What follows belongs to an exercise in optimizing a design on an open flow for small area; a production flow would make more cautious choices.
Function not checked in this run: the RTL went through the layout flow alone.
No activity file was given, so power comes from the tool's default toggle rates.

**Routed metal, one colour a layer**

Only two layers are drawn.
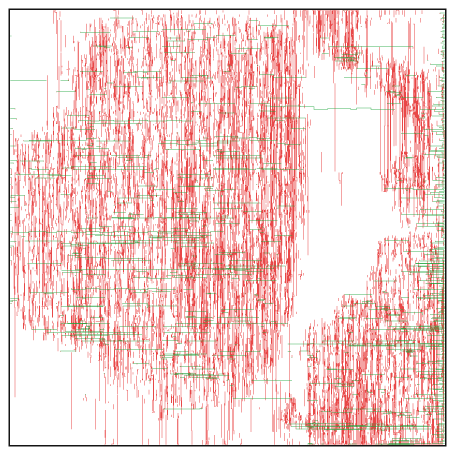
**Clock network drawn from the DEF**

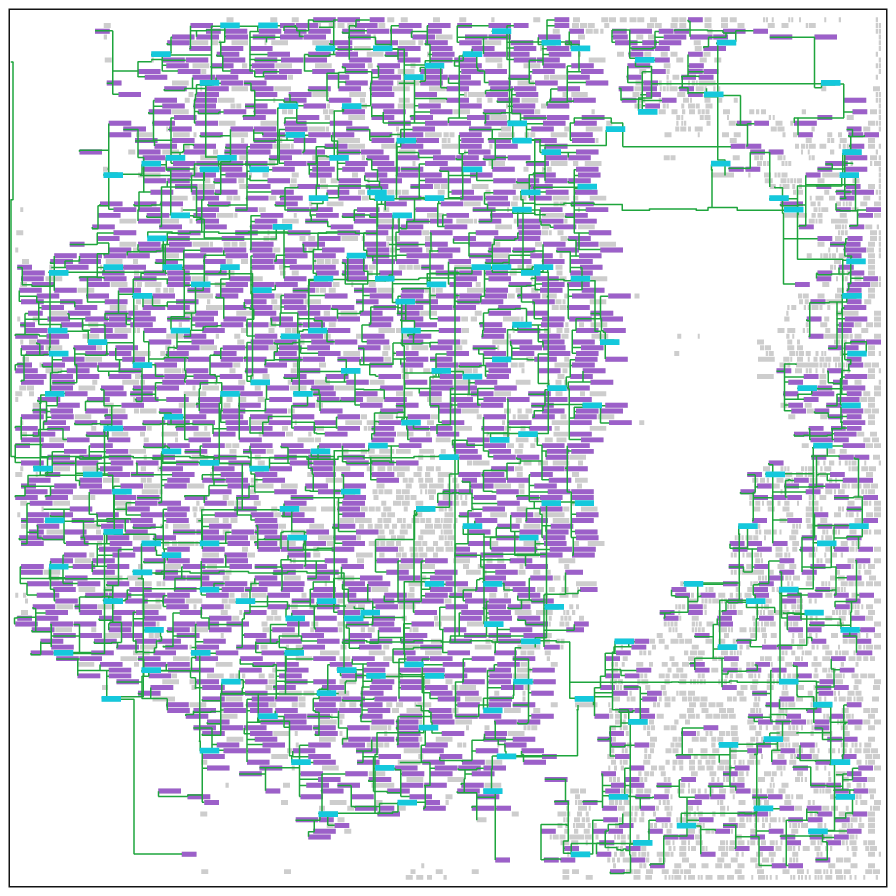
**Signal wires on met3**

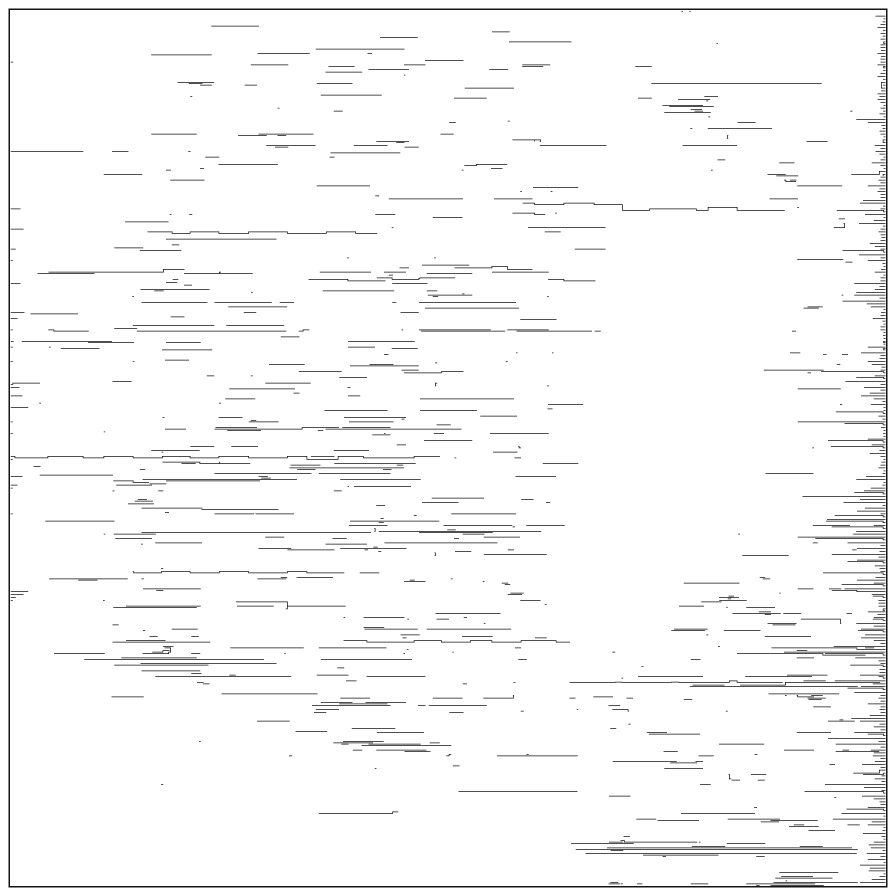
## flow/design.v

```verilog
module packet2emesh #(parameter AW = 32,    
		      parameter PW = 104)   
   (
    input [PW-1:0]  packet_in,
    output 	    write_in,    
    output [1:0]    datamode_in, 
    output [4:0]    ctrlmode_in, 
    output [AW-1:0] dstaddr_in,  
    output [AW-1:0] srcaddr_in,  
    output [AW-1:0] data_in  
    );
	   assign write_in           = packet_in[0];   
	   assign datamode_in[1:0]   = packet_in[2:1];   
	   assign ctrlmode_in[4:0]   = {1'b0,packet_in[6:3]};   
	   assign dstaddr_in[31:0]   = packet_in[39:8]; 	 
	   assign srcaddr_in[31:0]   = packet_in[103:72];  
	   assign data_in[31:0]      = packet_in[71:40]; 
endmodule  
module emesh2packet #(parameter AW = 32,    
		      parameter PW = 104)   
   (
    input 	    write_out, 
    input [1:0]     datamode_out,
    input [4:0]     ctrlmode_out,
    input [AW-1:0]  dstaddr_out,
    input [AW-1:0]  data_out, 
    input [AW-1:0]  srcaddr_out, 
    output [PW-1:0] packet_out
    );
   assign packet_out[0]       = write_out;   
   assign packet_out[2:1]     = datamode_out[1:0];
   assign packet_out[7:3]     = ctrlmode_out[4:0];
	   assign packet_out[39:8]    = dstaddr_out[31:0];
	   assign packet_out[71:40]   = data_out[31:0];
	   assign packet_out[103:72]  = srcaddr_out[31:0];
endmodule  
module oh_memory_ram  # (parameter DW    = 104,            
			 parameter DEPTH = 32,             
			 parameter AW    = 5   
			 ) 
   ( 
    input 		rd_clk, 
    input 		rd_en,  
    input [AW-1:0] 	rd_addr,  
    output reg [DW-1:0] rd_dout,  
    input 		wr_clk, 
    input 		wr_en,  
    input [AW-1:0] 	wr_addr,  
    input [DW-1:0] 	wr_wem,  
    input [DW-1:0] 	wr_din  
    );
   reg [DW-1:0]        ram    [DEPTH-1:0];  
   integer 	       i;
   always @ (posedge rd_clk)
     if(rd_en)       
       rd_dout[DW-1:0] <= ram[rd_addr[AW-1:0]];
   always @(posedge wr_clk)    
     for (i=0;i<DW;i=i+1)
       if (wr_en & wr_wem[i]) 
         ram[wr_addr[AW-1:0]][i] <= wr_din[i];
endmodule  
module oh_memory_dp # (parameter DW    = 104,       
		       parameter DEPTH = 32,        
		       parameter PROJ  = "",        
		       parameter MCW   = 8,          
		       parameter AW    = 5  
		       ) 
   ( 
    input 	    wr_clk,  
    input 	    wr_en,  
    input [DW-1:0]  wr_wem,  
    input [AW-1:0]  wr_addr, 
    input [DW-1:0]  wr_din,  
    input 	    rd_clk,  
    input 	    rd_en,  
    input [AW-1:0]  rd_addr, 
    output [DW-1:0] rd_dout, 
    input 	    shutdown,  
    input [MCW-1:0] memconfig,  
    input [MCW-1:0] memrepair,  
    input 	    bist_en,  
    input 	    bist_we,  
    input [DW-1:0]  bist_wem,  
    input [AW-1:0]  bist_addr,  
    input [DW-1:0]  bist_din   
    );
	   oh_memory_ram #(.DW(DW),
			   .DEPTH(DEPTH))	     
	   memory_dp ( 
		      .rd_dout	(rd_dout[DW-1:0]),
		      .rd_clk	(rd_clk),
		      .rd_en	(rd_en),
		      .rd_addr	(rd_addr[AW-1:0]),
		      .wr_en	(wr_en),
		      .wr_clk	(wr_clk),
		      .wr_addr	(wr_addr[AW-1:0]),
		      .wr_wem	(wr_wem[DW-1:0]),
		      .wr_din	(wr_din[DW-1:0]));
endmodule  
module oh_fifo_sync #(parameter DW        = 104,       
		      parameter DEPTH     = 32,        
		      parameter PROG_FULL = (DEPTH/2), 
		      parameter AW = 5     
		      ) 
(
   input 	       clk,  
   input 	       nreset,  
   input [DW-1:0]      din,  
   input 	       wr_en,  
   input 	       rd_en,  
   output [DW-1:0]     dout,  
   output 	       full,  
   output 	       prog_full,  
   output 	       empty,  
   output reg [AW-1:0] rd_count      
 );
   reg [AW-1:0]        wr_addr;
   reg [AW-1:0]        rd_addr;
   wire 	       fifo_read;
   wire 	       fifo_write;
   assign empty       = (rd_count[AW-1:0] == 0);   
   assign prog_full   = (rd_count[AW-1:0] >= PROG_FULL);   
   assign full        = (rd_count[AW-1:0] == (DEPTH-1));
   assign fifo_read   = rd_en & ~empty;
   assign fifo_write  = wr_en & ~full;
   always @ ( posedge clk ) 
     if(!nreset) 
       begin	   
          wr_addr[AW-1:0]   <= 'd0;
          rd_addr[AW-1:0]   <= 'b0;
          rd_count[AW-1:0]  <= 'b0;
       end 
     else if(fifo_write & fifo_read) 
       begin
	  wr_addr[AW-1:0] <= wr_addr[AW-1:0] + 'd1;
	  rd_addr[AW-1:0] <= rd_addr[AW-1:0] + 'd1;	      
       end 
     else if(fifo_write) 
       begin
	  wr_addr[AW-1:0] <= wr_addr[AW-1:0]  + 'd1;
	  rd_count[AW-1:0]<= rd_count[AW-1:0] + 'd1;	
       end 
     else if(fifo_read) 
       begin	      
          rd_addr[AW-1:0] <= rd_addr[AW-1:0]  + 'd1;
          rd_count[AW-1:0]<= rd_count[AW-1:0] - 'd1;
       end
   oh_memory_dp 
     #(.DW(DW),
       .DEPTH(DEPTH))
   mem ( 
	.rd_dout	(dout[DW-1:0]),
	.rd_clk		(clk),
	.rd_en		(fifo_read),
	.rd_addr	(rd_addr[AW-1:0]),
	.wr_clk		(clk),
	.wr_en		(fifo_write),
  	.wr_wem		({(DW){1'b1}}),
	.wr_addr	(wr_addr[AW-1:0]),
	.wr_din	        (din[DW-1:0]));
endmodule  
module emaxi( 
   wr_wait, rd_wait, rr_access, rr_packet, m_axi_awid, m_axi_awaddr,
   m_axi_awlen, m_axi_awsize, m_axi_awburst, m_axi_awlock,
   m_axi_awcache, m_axi_awprot, m_axi_awqos, m_axi_awvalid, m_axi_wid,
   m_axi_wdata, m_axi_wstrb, m_axi_wlast, m_axi_wvalid, m_axi_bready,
   m_axi_arid, m_axi_araddr, m_axi_arlen, m_axi_arsize, m_axi_arburst,
   m_axi_arlock, m_axi_arcache, m_axi_arprot, m_axi_arqos,
   m_axi_arvalid, m_axi_rready,
   wr_access, wr_packet, rd_access, rd_packet, rr_wait, m_axi_aclk,
   m_axi_aresetn, m_axi_awready, m_axi_wready, m_axi_bid, m_axi_bresp,
   m_axi_bvalid, m_axi_arready, m_axi_rid, m_axi_rdata, m_axi_rresp,
   m_axi_rlast, m_axi_rvalid
   );
   parameter M_IDW  = 12;
   parameter PW     = 104;
   parameter AW     = 32;
   parameter DW     = 32;
   input               wr_access;
   input [PW-1:0]      wr_packet;   
   output              wr_wait;
   input               rd_access;
   input [PW-1:0]      rd_packet;
   output              rd_wait;
   output              rr_access;
   output [PW-1:0]     rr_packet;
   input               rr_wait;
   input               m_axi_aclk;     
   input               m_axi_aresetn;  
   output [M_IDW-1:0]  m_axi_awid;     
   output [31 : 0]     m_axi_awaddr;   
   output [7 : 0]      m_axi_awlen;    
   output [2 : 0]      m_axi_awsize;   
   output [1 : 0]      m_axi_awburst;  
   output              m_axi_awlock;   
   output [3 : 0]      m_axi_awcache;  
   output [2 : 0]      m_axi_awprot;   
   output [3 : 0]      m_axi_awqos;    
   output              m_axi_awvalid;  
   input               m_axi_awready;  
   output [M_IDW-1:0]  m_axi_wid;     
   output [63 : 0]     m_axi_wdata;    
   output [7 : 0]      m_axi_wstrb;    
   output              m_axi_wlast;    
   output              m_axi_wvalid;   
   input               m_axi_wready;   
   input [M_IDW-1:0]   m_axi_bid;
   input [1 : 0]       m_axi_bresp;    
   input               m_axi_bvalid;   
   output              m_axi_bready;   
   output [M_IDW-1:0]  m_axi_arid;     
   output [31 : 0]     m_axi_araddr;   
   output [7 : 0]      m_axi_arlen;    
   output [2 : 0]      m_axi_arsize;   
   output [1 : 0]      m_axi_arburst;  
   output              m_axi_arlock;   
   output [3 : 0]      m_axi_arcache;  
   output [2 : 0]      m_axi_arprot;   
   output [3 : 0]      m_axi_arqos;    
   output              m_axi_arvalid;  
   input               m_axi_arready;  
   input [M_IDW-1:0]   m_axi_rid;      
   input [63 : 0]      m_axi_rdata;    
   input [1 : 0]       m_axi_rresp;    
   input               m_axi_rlast;    
   input               m_axi_rvalid;   
   output              m_axi_rready;   
   reg [31 : 0]        m_axi_awaddr;
   reg [7:0]           m_axi_awlen;
   reg [2:0]           m_axi_awsize;
   reg                 m_axi_awvalid;
   reg [63 : 0]        m_axi_wdata;
   reg [63 : 0]        m_axi_rdata_reg;
   reg [7 : 0]         m_axi_wstrb;
   reg                 m_axi_wlast;
   reg                 m_axi_wvalid;
   reg                 awvalid_b;
   reg [31:0]          awaddr_b;
   reg [2:0]           awsize_b;
   reg [7:0]           awlen_b;
   reg                 wvalid_b;
   reg [63:0]          wdata_b;
   reg [7:0]           wstrb_b;
   reg [63 : 0]        wdata_aligned;
   reg [7 : 0]         wstrb_aligned;
   reg                 rr_access;
   reg [31:0]          rr_data;
   reg [31:0]          rr_srcaddr;
   reg [3:0]           rr_datamode;
   reg [3:0]           rr_ctrlmode;
   reg [31:0]          rr_dstaddr;
   reg [63:0]          m_axi_rdata_fifo;
   reg                 rr_access_fifo;
   wire                aw_go;
   wire                w_go;
   wire                readinfo_wren;
   wire                readinfo_full;
   wire [40:0]         readinfo_out;
   wire [40:0]         readinfo_in;
   wire                awvalid_in;
   wire [1:0]          wr_datamode;
   wire [AW-1:0]       wr_dstaddr;
   wire [DW-1:0]       wr_data;
   wire [AW-1:0]       wr_srcaddr;
   wire [1:0]          rd_datamode;
   wire [4:0]          rd_ctrlmode;
   wire [AW-1:0]       rd_dstaddr;
   wire [AW-1:0]       rd_srcaddr;
   wire [1:0]          rr_datamode_fifo;
   wire [3:0]          rr_ctrlmode_fifo;
   wire [31:0]         rr_dstaddr_fifo;
   wire [2:0]          rr_alignaddr_fifo;
   wire [103:0]        packet_out;   
   wire                fifo_prog_full;
   wire                fifo_full;       
   wire                fifo_rd_en;
   wire                fifo_wr_en;
   packet2emesh p2e_rxwr (
                          .write_in             (),
                          .datamode_in          (wr_datamode[1:0]),
                          .ctrlmode_in          (),
                          .dstaddr_in           (wr_dstaddr[AW-1:0]),
                          .data_in              (wr_data[DW-1:0]),
                          .srcaddr_in           (wr_srcaddr[AW-1:0]),
                          .packet_in            (wr_packet[PW-1:0])
                          );
   packet2emesh p2e_rxrd (
                          .write_in             (),
                          .datamode_in          (rd_datamode[1:0]),
                          .ctrlmode_in          (rd_ctrlmode[4:0]),
                          .dstaddr_in           (rd_dstaddr[AW-1:0]),
                          .data_in              (),
                          .srcaddr_in           (rd_srcaddr[AW-1:0]),
                          .packet_in            (rd_packet[PW-1:0])
                          );
   emesh2packet e2p (
                     .packet_out        (rr_packet[PW-1:0]),
                     .write_out         (1'b1),
                     .datamode_out      (rr_datamode[1:0]),
                     .ctrlmode_out      ({1'b0,rr_ctrlmode[3:0]}),
                     .dstaddr_out       (rr_dstaddr[AW-1:0]),
                     .data_out          (rr_data[DW-1:0]),
                     .srcaddr_out       (rr_srcaddr[AW-1:0])
                     );
   assign m_axi_awid[M_IDW-1:0]  = {(M_IDW){1'b0}};
   assign m_axi_awburst[1:0]    = 2'b01;  
   assign m_axi_awcache[3:0]    = 4'b0000;  
   assign m_axi_awprot[2:0]     = 3'b000;
   assign m_axi_awqos[3:0]      = 4'b0000;
   assign m_axi_awlock          = 1'b0;
   assign m_axi_arid[M_IDW-1:0] = {(M_IDW){1'b0}};
   assign m_axi_arburst[1:0]    = 2'b01;  
   assign m_axi_arcache[3:0]    = 4'b0000;
   assign m_axi_arprot[2:0]     = 3'h0;
   assign m_axi_arqos[3:0]      = 4'h0;
   assign m_axi_arlock          = 1'b0;
   assign m_axi_bready          = 1'b1; 
   assign m_axi_wid[M_IDW-1:0]  = {(M_IDW){1'b0}};
   assign aw_go       = m_axi_awvalid & m_axi_awready;
   assign w_go        = m_axi_wvalid  & m_axi_wready;
   assign wr_wait     = awvalid_b | wvalid_b;
   assign awvalid_in  = wr_access & ~awvalid_b & ~wvalid_b;
   always @( posedge m_axi_aclk )     
     if(!m_axi_aresetn) 
       begin
          m_axi_awvalid      <= 1'b0;
          m_axi_awaddr[31:0] <= 32'd0;
          m_axi_awlen[7:0]   <= 8'd0;
          m_axi_awsize[2:0]  <= 3'd0;     
          awvalid_b          <= 1'b0;
          awaddr_b           <= 'd0;
          awlen_b[7:0]       <= 'd0;
          awsize_b[2:0]      <= 'd0;
       end 
     else 
       begin
          if( ~m_axi_awvalid | aw_go ) 
            begin
               if( awvalid_b ) 
                 begin
                    m_axi_awvalid       <= 1'b1;
                    m_axi_awaddr[31:0]  <= awaddr_b[31:0];
                    m_axi_awlen[7:0]    <= awlen_b[7:0];
                    m_axi_awsize[2:0]   <= awsize_b[2:0];
                 end 
              else 
                begin
                   m_axi_awvalid       <= awvalid_in;
                   m_axi_awaddr[31:0]  <= wr_dstaddr[31:0];
                   m_axi_awlen[7:0]    <= 8'b0;   
                   m_axi_awsize[2:0]   <= { 1'b0, wr_datamode[1:0]};
                end
            end
          if( awvalid_in & m_axi_awvalid & ~aw_go )
            awvalid_b <= 1'b1;
          else if( aw_go )
            awvalid_b <= 1'b0;  
         if( awvalid_in )
           begin
              awaddr_b[31:0]  <= wr_dstaddr[31:0];
              awlen_b[7:0]    <= 8'b0;
              awsize_b[2:0]   <= { 1'b0, wr_datamode[1:0] };
         end        
       end  
   always @*
     case( wr_datamode[1:0] )        
       2'b00:    wdata_aligned[63:0] = { 8{wr_data[7:0]}};
       2'b01:    wdata_aligned[63:0] = { 4{wr_data[15:0]}};
       2'b10:    wdata_aligned[63:0] = { 2{wr_data[31:0]}};
       default: wdata_aligned[63:0]  = { wr_srcaddr[31:0], wr_data[31:0]};
     endcase
   always @*
     begin
        case(wr_datamode[1:0])
          2'd0:  
            case(wr_dstaddr[2:0])
              3'd0:    wstrb_aligned[7:0] = 8'h01;
              3'd1:    wstrb_aligned[7:0] = 8'h02;
              3'd2:    wstrb_aligned[7:0] = 8'h04;
              3'd3:    wstrb_aligned[7:0] = 8'h08;
              3'd4:    wstrb_aligned[7:0] = 8'h10;
              3'd5:    wstrb_aligned[7:0] = 8'h20;
              3'd6:    wstrb_aligned[7:0] = 8'h40;
              default: wstrb_aligned[7:0] = 8'h80;
            endcase
          2'd1:  
            case(wr_dstaddr[2:1])
              2'd0:    wstrb_aligned[7:0] = 8'h03;  
              2'd1:    wstrb_aligned[7:0] = 8'h0c;  
              2'd2:    wstrb_aligned[7:0] = 8'h30; 
              default: wstrb_aligned[7:0] = 8'hc0;
            endcase
          2'd2:  
            if(wr_dstaddr[2])
              wstrb_aligned[7:0] = 8'hf0;
            else
              wstrb_aligned[7:0] = 8'h0f;
          2'd3: 
            wstrb_aligned[7:0] = 8'hff;
        endcase  
     end  
   always @ (posedge m_axi_aclk )
     if(~m_axi_aresetn) 
       begin      
          m_axi_wvalid      <= 1'b0;
          m_axi_wdata[63:0] <= 64'b0;
          m_axi_wstrb[7:0]  <= 8'b0;
          m_axi_wlast       <= 1'b1;  
          wvalid_b          <= 1'b0;
          wdata_b[63:0]     <= 64'b0;
          wstrb_b[7:0]      <= 8'b0;         
       end 
     else 
       begin
          if( ~m_axi_wvalid | w_go ) 
            begin
            if( wvalid_b ) 
              begin
                 m_axi_wvalid       <= 1'b1;
                 m_axi_wdata[63:0]  <= wdata_b[63:0];
                 m_axi_wstrb[7:0]   <= wstrb_b[7:0];
              end 
            else 
              begin
                 m_axi_wvalid       <= awvalid_in;
                 m_axi_wdata[63:0]  <= wdata_aligned[63:0];
                 m_axi_wstrb[7:0]   <= wstrb_aligned[7:0];
              end
            end  
         if( awvalid_in & m_axi_wvalid & ~w_go )
           wvalid_b <= 1'b1;
         else if( w_go )
           wvalid_b <= 1'b0;  
          if( awvalid_in ) 
            begin
               wdata_b[63:0] <= wdata_aligned[63:0];
               wstrb_b[7:0]  <= wstrb_aligned[7:0];
            end
       end  
   assign  readinfo_in[40:0] = {rd_srcaddr[31:0], 
                                rd_dstaddr[2:0],  
                                rd_ctrlmode[3:0], 
                                rd_datamode[1:0]  
                                };
   oh_fifo_sync #(.DW(104), 
                   .DEPTH(32)) 
   fifo_async (.full            (fifo_full),
               .prog_full       (fifo_prog_full),
               .dout            (packet_out[103:0]),
               .empty           (),
               .nreset          (m_axi_aresetn),
               .clk             (m_axi_aclk),
               .wr_en           (fifo_wr_en),
               .din             ({63'b0,readinfo_in[40:0]}),
               .rd_en           (fifo_rd_en)
               ); 
   assign  rr_datamode_fifo[1:0]  = packet_out[1:0];
   assign  rr_ctrlmode_fifo[3:0]  = packet_out[5:2];
   assign  rr_alignaddr_fifo[2:0] = packet_out[8:6];
   assign  rr_dstaddr_fifo[31:0]  = packet_out[40:9];
   assign    m_axi_araddr[31:0]   = rd_dstaddr[31:0];
   assign    m_axi_arsize[2:0]    = {1'b0, rd_datamode[1:0]};
   assign    m_axi_arlen[7:0]     = 8'd0;  
   assign    m_axi_arvalid        = rd_access & ~fifo_prog_full;  
   assign    fifo_wr_en           = m_axi_arvalid & m_axi_arready ;
   assign    rd_wait              = ~m_axi_arready | fifo_prog_full; 
   assign    fifo_rd_en           =  m_axi_rvalid & m_axi_rready; 
   assign    m_axi_rready         = ~rr_wait;  
   always @ (posedge m_axi_aclk)
     if(!m_axi_aresetn) 
       begin
          rr_access_fifo  <= 1'b0;        
          rr_access       <= 1'b0;        
       end
     else        
       begin
          rr_access_fifo   <= fifo_rd_en;
          rr_access        <= rr_access_fifo;     
       end
   always @ (posedge m_axi_aclk)    
     begin        
        m_axi_rdata_fifo[63:0] <= m_axi_rdata[63:0];              
        rr_datamode[1:0]       <= rr_datamode_fifo[1:0];
        rr_ctrlmode[3:0]       <= rr_ctrlmode_fifo[3:0];
        rr_dstaddr[31:0]       <= rr_dstaddr_fifo[31:0];          
        case(rr_datamode_fifo[1:0]) 
          2'd0:   
            case(rr_alignaddr_fifo[2:0])
              3'd0:     rr_data[31:0] <= {24'b0,m_axi_rdata_fifo[7:0]};
              3'd1:     rr_data[31:0] <= {24'b0,m_axi_rdata_fifo[15:8]};
              3'd2:     rr_data[31:0] <= {24'b0,m_axi_rdata_fifo[23:16]};
              3'd3:     rr_data[31:0] <= {24'b0,m_axi_rdata_fifo[31:24]};
              3'd4:     rr_data[31:0] <= {24'b0,m_axi_rdata_fifo[39:32]};
              3'd5:     rr_data[31:0] <= {24'b0,m_axi_rdata_fifo[47:40]};
              3'd6:     rr_data[31:0] <= {24'b0,m_axi_rdata_fifo[55:48]};
              3'd7:     rr_data[31:0] <= {24'b0,m_axi_rdata_fifo[63:56]};
              default:  rr_data[31:0] <= {24'b0,m_axi_rdata_fifo[7:0]};
            endcase         
          2'd1:   
            case(rr_alignaddr_fifo[2:1])
              2'd0:    rr_data[31:0] <= {16'b0,m_axi_rdata_fifo[15:0]};
              2'd1:    rr_data[31:0] <= {16'b0,m_axi_rdata_fifo[31:16]};
              2'd2:    rr_data[31:0] <= {16'b0,m_axi_rdata_fifo[47:32]};
              2'd3:    rr_data[31:0] <= {16'b0,m_axi_rdata_fifo[63:48]};
              default: rr_data[31:0] <= {16'b0,m_axi_rdata_fifo[15:0]};
            endcase
          2'd2:   
            begin
               if(rr_alignaddr_fifo[2])
                 rr_data[31:0] <= m_axi_rdata_fifo[63:32];
               else
                 rr_data[31:0] <= m_axi_rdata_fifo[31:0];
            end
          2'd3: 
            begin  
               rr_data[31:0]     <= m_axi_rdata_fifo[31:0];
               rr_srcaddr[31:0]  <= m_axi_rdata_fifo[63:32];
            end
        endcase         
     end  
endmodule  
```

## flow/run.sh

```bash
#!/bin/bash
# synth_recipe.tcl (not shown) runs the flow's synth.tcl, then flattens the netlist and writes it again
# the make line also repeats each setting of config.mk as NAME=value (left out here)
make -C /OpenROAD-flow-scripts/flow DESIGN_CONFIG=/design/flow/config.mk WORK_HOME=/design/flow/orfs CLKGATE_MAP_FILE= SYNTH_SCRIPT=/design/flow/synth_recipe.tcl finish
```

## flow/config.mk

```make
export PLATFORM = sky130hd
export DESIGN_NAME = emaxi
export DESIGN_NICKNAME = emaxi
export VERILOG_FILES = /design/flow/design.v
export SDC_FILE = /design/flow/constraint.sdc
export NUM_CORES = 8
export LEC_CHECK = 0
export CAP_MARGIN = 20
export CORE_MARGIN = 2
export CORE_UTILIZATION = 40
export PLACE_DENSITY = 0.6
export SLEW_MARGIN = 20
```

## flow/constraint.sdc

```tcl
create_clock -name core_clock -period 5.0 [get_ports {m_axi_aclk}]
set_input_delay 1.0000 -clock core_clock [delete_from_list [all_inputs] [get_ports {m_axi_aclk}]]
set_output_delay 1.0000 -clock core_clock [all_outputs]
set_load 0.01 [all_outputs]
```

==> impl_metrics.csv <==
group,metric,value,unit
outcome,status,"complete, no violations",
floorplan,start_util,40.2,%
place,portBuffers,431,
final_layout,nNonClkBuffers,557,
drt,drt_iter0_drc,3702,
setup_path,slowest_delay,0.64,ns
pwr,leakage,26.0,nW
min_path,min_path_type,"reg -> reg",
global_route,grt_start_max_net_pins,88,
pwr,p_sw_share,24.4,%
pwr,power_leader,"registers",
pwr,powerClk,13.5,mW
drt,drc,0,
sta,period_share,70.9,%
synth,yosysWarnings,3,
final_layout,multi_input_comb_cells,1885,
place,pre_cts_slack,1.11,ns
setup_path,r2r_setup_slack,1.83,ns
pwr,p_total,35.0,mW
cts,clock_path_buffers,3,
pwr,seq-power,16.6,mW
synth,synth_seq_cells,1752,
setup_path,endpoint,"wr_wait",
pwr,p_per_area,438,nW/µm²
drt,ant_nets,0,
sta,fmax,0.282,GHz
cts,cts_hold_buf,0,
drt,highest_layer,"met5",
drt,drt_pass1_iterations,6,
sta,finalSetupViolCount,0,
place,place.gp.congestion,0.811,
global_route,antenna_found_initial,10,
synth,seq_area_frac_synth,72.8,%
cts,clk_pin_slew_worst_paths,0.06,ns
final_layout,multi_input_area,16600,µm²
drt,dr_total_vias,37300,
global_route,grt_pass1_vias,36200,
setup_path,endpoint_kind,"primary output",
place,dpl_cell_area,74000,µm²
sta,layout_setup_ws,1.45,ns
place,place_hpwl,103000,µm
min_path,hold_start,"fifo_async.mem.memory_dp.rd_dout[4]",
sta,slew_viol_final,0,
floorplan,rows,150,
final_layout,clkbuf_count,248,
pwr,internal-power,26.5,mW
setup_path,path_class,"reg -> out",
final_layout,nNonClkInverters,21,
cts,root_buffer,"clkbuf_16",
drt,dr_wl_met2,83700,µm
place,dp_cells,6419,
floorplan,die_h,414,µm
setup_path,crit_arrival,2.55,ns
sta,hold_viol_final,0,
setup_path,worst-path-buf-inv,3,
global_route,gr-total-overflow,0,
final_layout,design.seq.count,1752,
synth,yosysMostFrequentCell,"edfxtp_1",
final_layout,clockNetworkAreaShare,7.50,%
cts,cts_tree,"built",
min_path,hold_depth,0,
synth,yosys-top-cells-area,"edfxtp_1, dfxtp_1, mux4_2",
sta,relSlewSlack,23.2,%
global_route,grt-busiest-layer,"met2",
synth,synth.top_cells.by_count,"edfxtp_1, dfxtp_1, mux2i_1, a21oi_1, mux4_2",
pwr,ir_drop,0.371,mV
setup_path,cp-startpoint,"awvalid_b",
cts,cts_buffers,181,
setup_path,crit_family,"buffers and inverters",
floorplan,die-area,171000,µm²
final_layout,layout.cells.non_filler,6757,
cts,cts_max_level,4,
synth,synth_cell_types,65,
global_route,grt_pass1_wl,251000,µm
sta,finClkSkew,0.0515,ns
global_route,grt_util_met2,32.1,%
pwr,power_frac_comb,14.0,%
setup_path,timing.rr.start,"fifo_async.rd_addr[3]",
sta,min_period,3.55,ns
final_layout,nNetsFinal,4720,
drt,wl,175000,µm
cts,ctsResizeCount,0,
global_route,grt_util_all_layers,20.0,%
synth,syn_inst,3955,
setup_path,worst-path-stages,4,
setup_path,path_cells,"buf_4 > inv_1 > nand2_1 > clkdlybuf4s50_1",
global_route,gr-usage-met3,3.88,%
final_layout,syn2layout_area_growth,18.9,%
setup_path,r2r_cells,5,
floorplan,coreArea,167000,µm²
sta,hold-worst-slack,0.337,ns
synth,synthFlopType,"edfxtp_1",
synth,synth_top_area_share,61.9,%
setup_path,startpoint_type,"register",
pwr,pg_comb,4.92,mW
setup_path,crit_fanout,40,
synth,synth_area,67200,µm²
sta,finalSetupTns,0,ns
setup_path,cpMaxStageDelayCell,"clkdlybuf4s50_1",
final_layout,seq_area,49000,µm²
final_layout,largest_cell_class,"flip-flops and latches",
floorplan,io_pins,646,
pwr,p_sw,8.56,mW
synth,syn_avg_cell_area,17.0,µm²
sta,rsz0062_at_grt,"false",
pwr,sequentialPowerShare,47.4,%
final_layout,utilization,47.8,%
final_layout,multi_input_area_share,20.8,%
synth,async_flop_share,0,%
cts,cts_setup_buffers,0,
Notes on 'routed metal, one colour a layer' above:
[M3] green | wire length: 11800 µm
[M2] red | wire length: 83.7 mm

Notes on 'clock network drawn from the DEF' above:
[flip-flops] purple | count: 1752
[clock-net drivers] cyan | count: 181
[clock wires] green | length: 20.5 mm
flops lie: spread over the die
routed clock nets: 182

Notes on 'signal wires on met3' above:
longest straight run: 133 µm
main direction: horizontal
wire length on this layer: 11800 µm
nets with wire on the layer: 553
share of all routed wire: 6.7%

## placed cells by master, fill, tap and decap left out, types with 9 or more instances in the layout
cell and instances:
nor2b_1 15, o21a_1 9, clkinv_1 25, and2_1 19, clkbuf_1 50, o22ai_1 16, o21ai_0 57, inv_1 15
bufinv_16 16, mux2i_1 286, dfxtp_1 361, a2111oi_0 9, a221oi_1 11, ha_1 10, a22oi_1 121, buf_4 101
clkbuf_8 17, o221ai_1 74, a2111oi_2 9, buf_2 23, nor3_1 10, a211oi_1 95, clkinv_2 18, diode_2 9
o211ai_1 12, edfxtp_1 1385, a22o_1 17, clkdlybuf4s50_1 408, nor2_1 147, a21oi_1 261, a211o_1 26, buf_12 24
conb_1 86, clkbuf_16 181, nand2_1 202, mux4_2 251, nand3_1 12, nor2_4 34
## cells by family (layout without fill, tap and decap cells)
family | count (synthesis) | in the layout | synth area share [%]
flip-flops | 1752 | 1752 | 72.8
adder cells (fa/ha/maj) | 11 | 11 | 0.216
buffers and inverters | 402 | 907 | 3.35
AND/OR/NAND/NOR | 487 | 487 | 3.13
multiplexers | 547 | 547 | 12.9
XOR/XNOR | 8 | 8 | 0.104
other | 2 | 95 | 0.0112
AO/OA/AOI/OAI | 746 | 746 | 7.51

static timing again, ports no longer ideal:
No port has a modelled driver above. Below, the same layout with a new extraction and two added sets of constraints.
Step 1, drivers: a clkbuf_16 drives m_axi_aclk and a buf_2 each remaining input, both assumed.
Step 2, shift: input delay + t, output delay - t, t = (earliest + latest rising clock arrival at the registers) / 2. This alone moves slack from input paths to output paths.
Slacks: ideal / step 1 / step 2; pairs: ideal / step 1.
shift t [ns]: 0.864
setup slack, ns: 1.454 / 1.376 / 1.080
worst setup path at the end: input to register
worst data-port slew with drivers (ns): 0.15
After both steps setup and hold are still met in this run. The setup slack of this run moves by -0.078 ns with the drivers and by -0.374 ns with both steps.
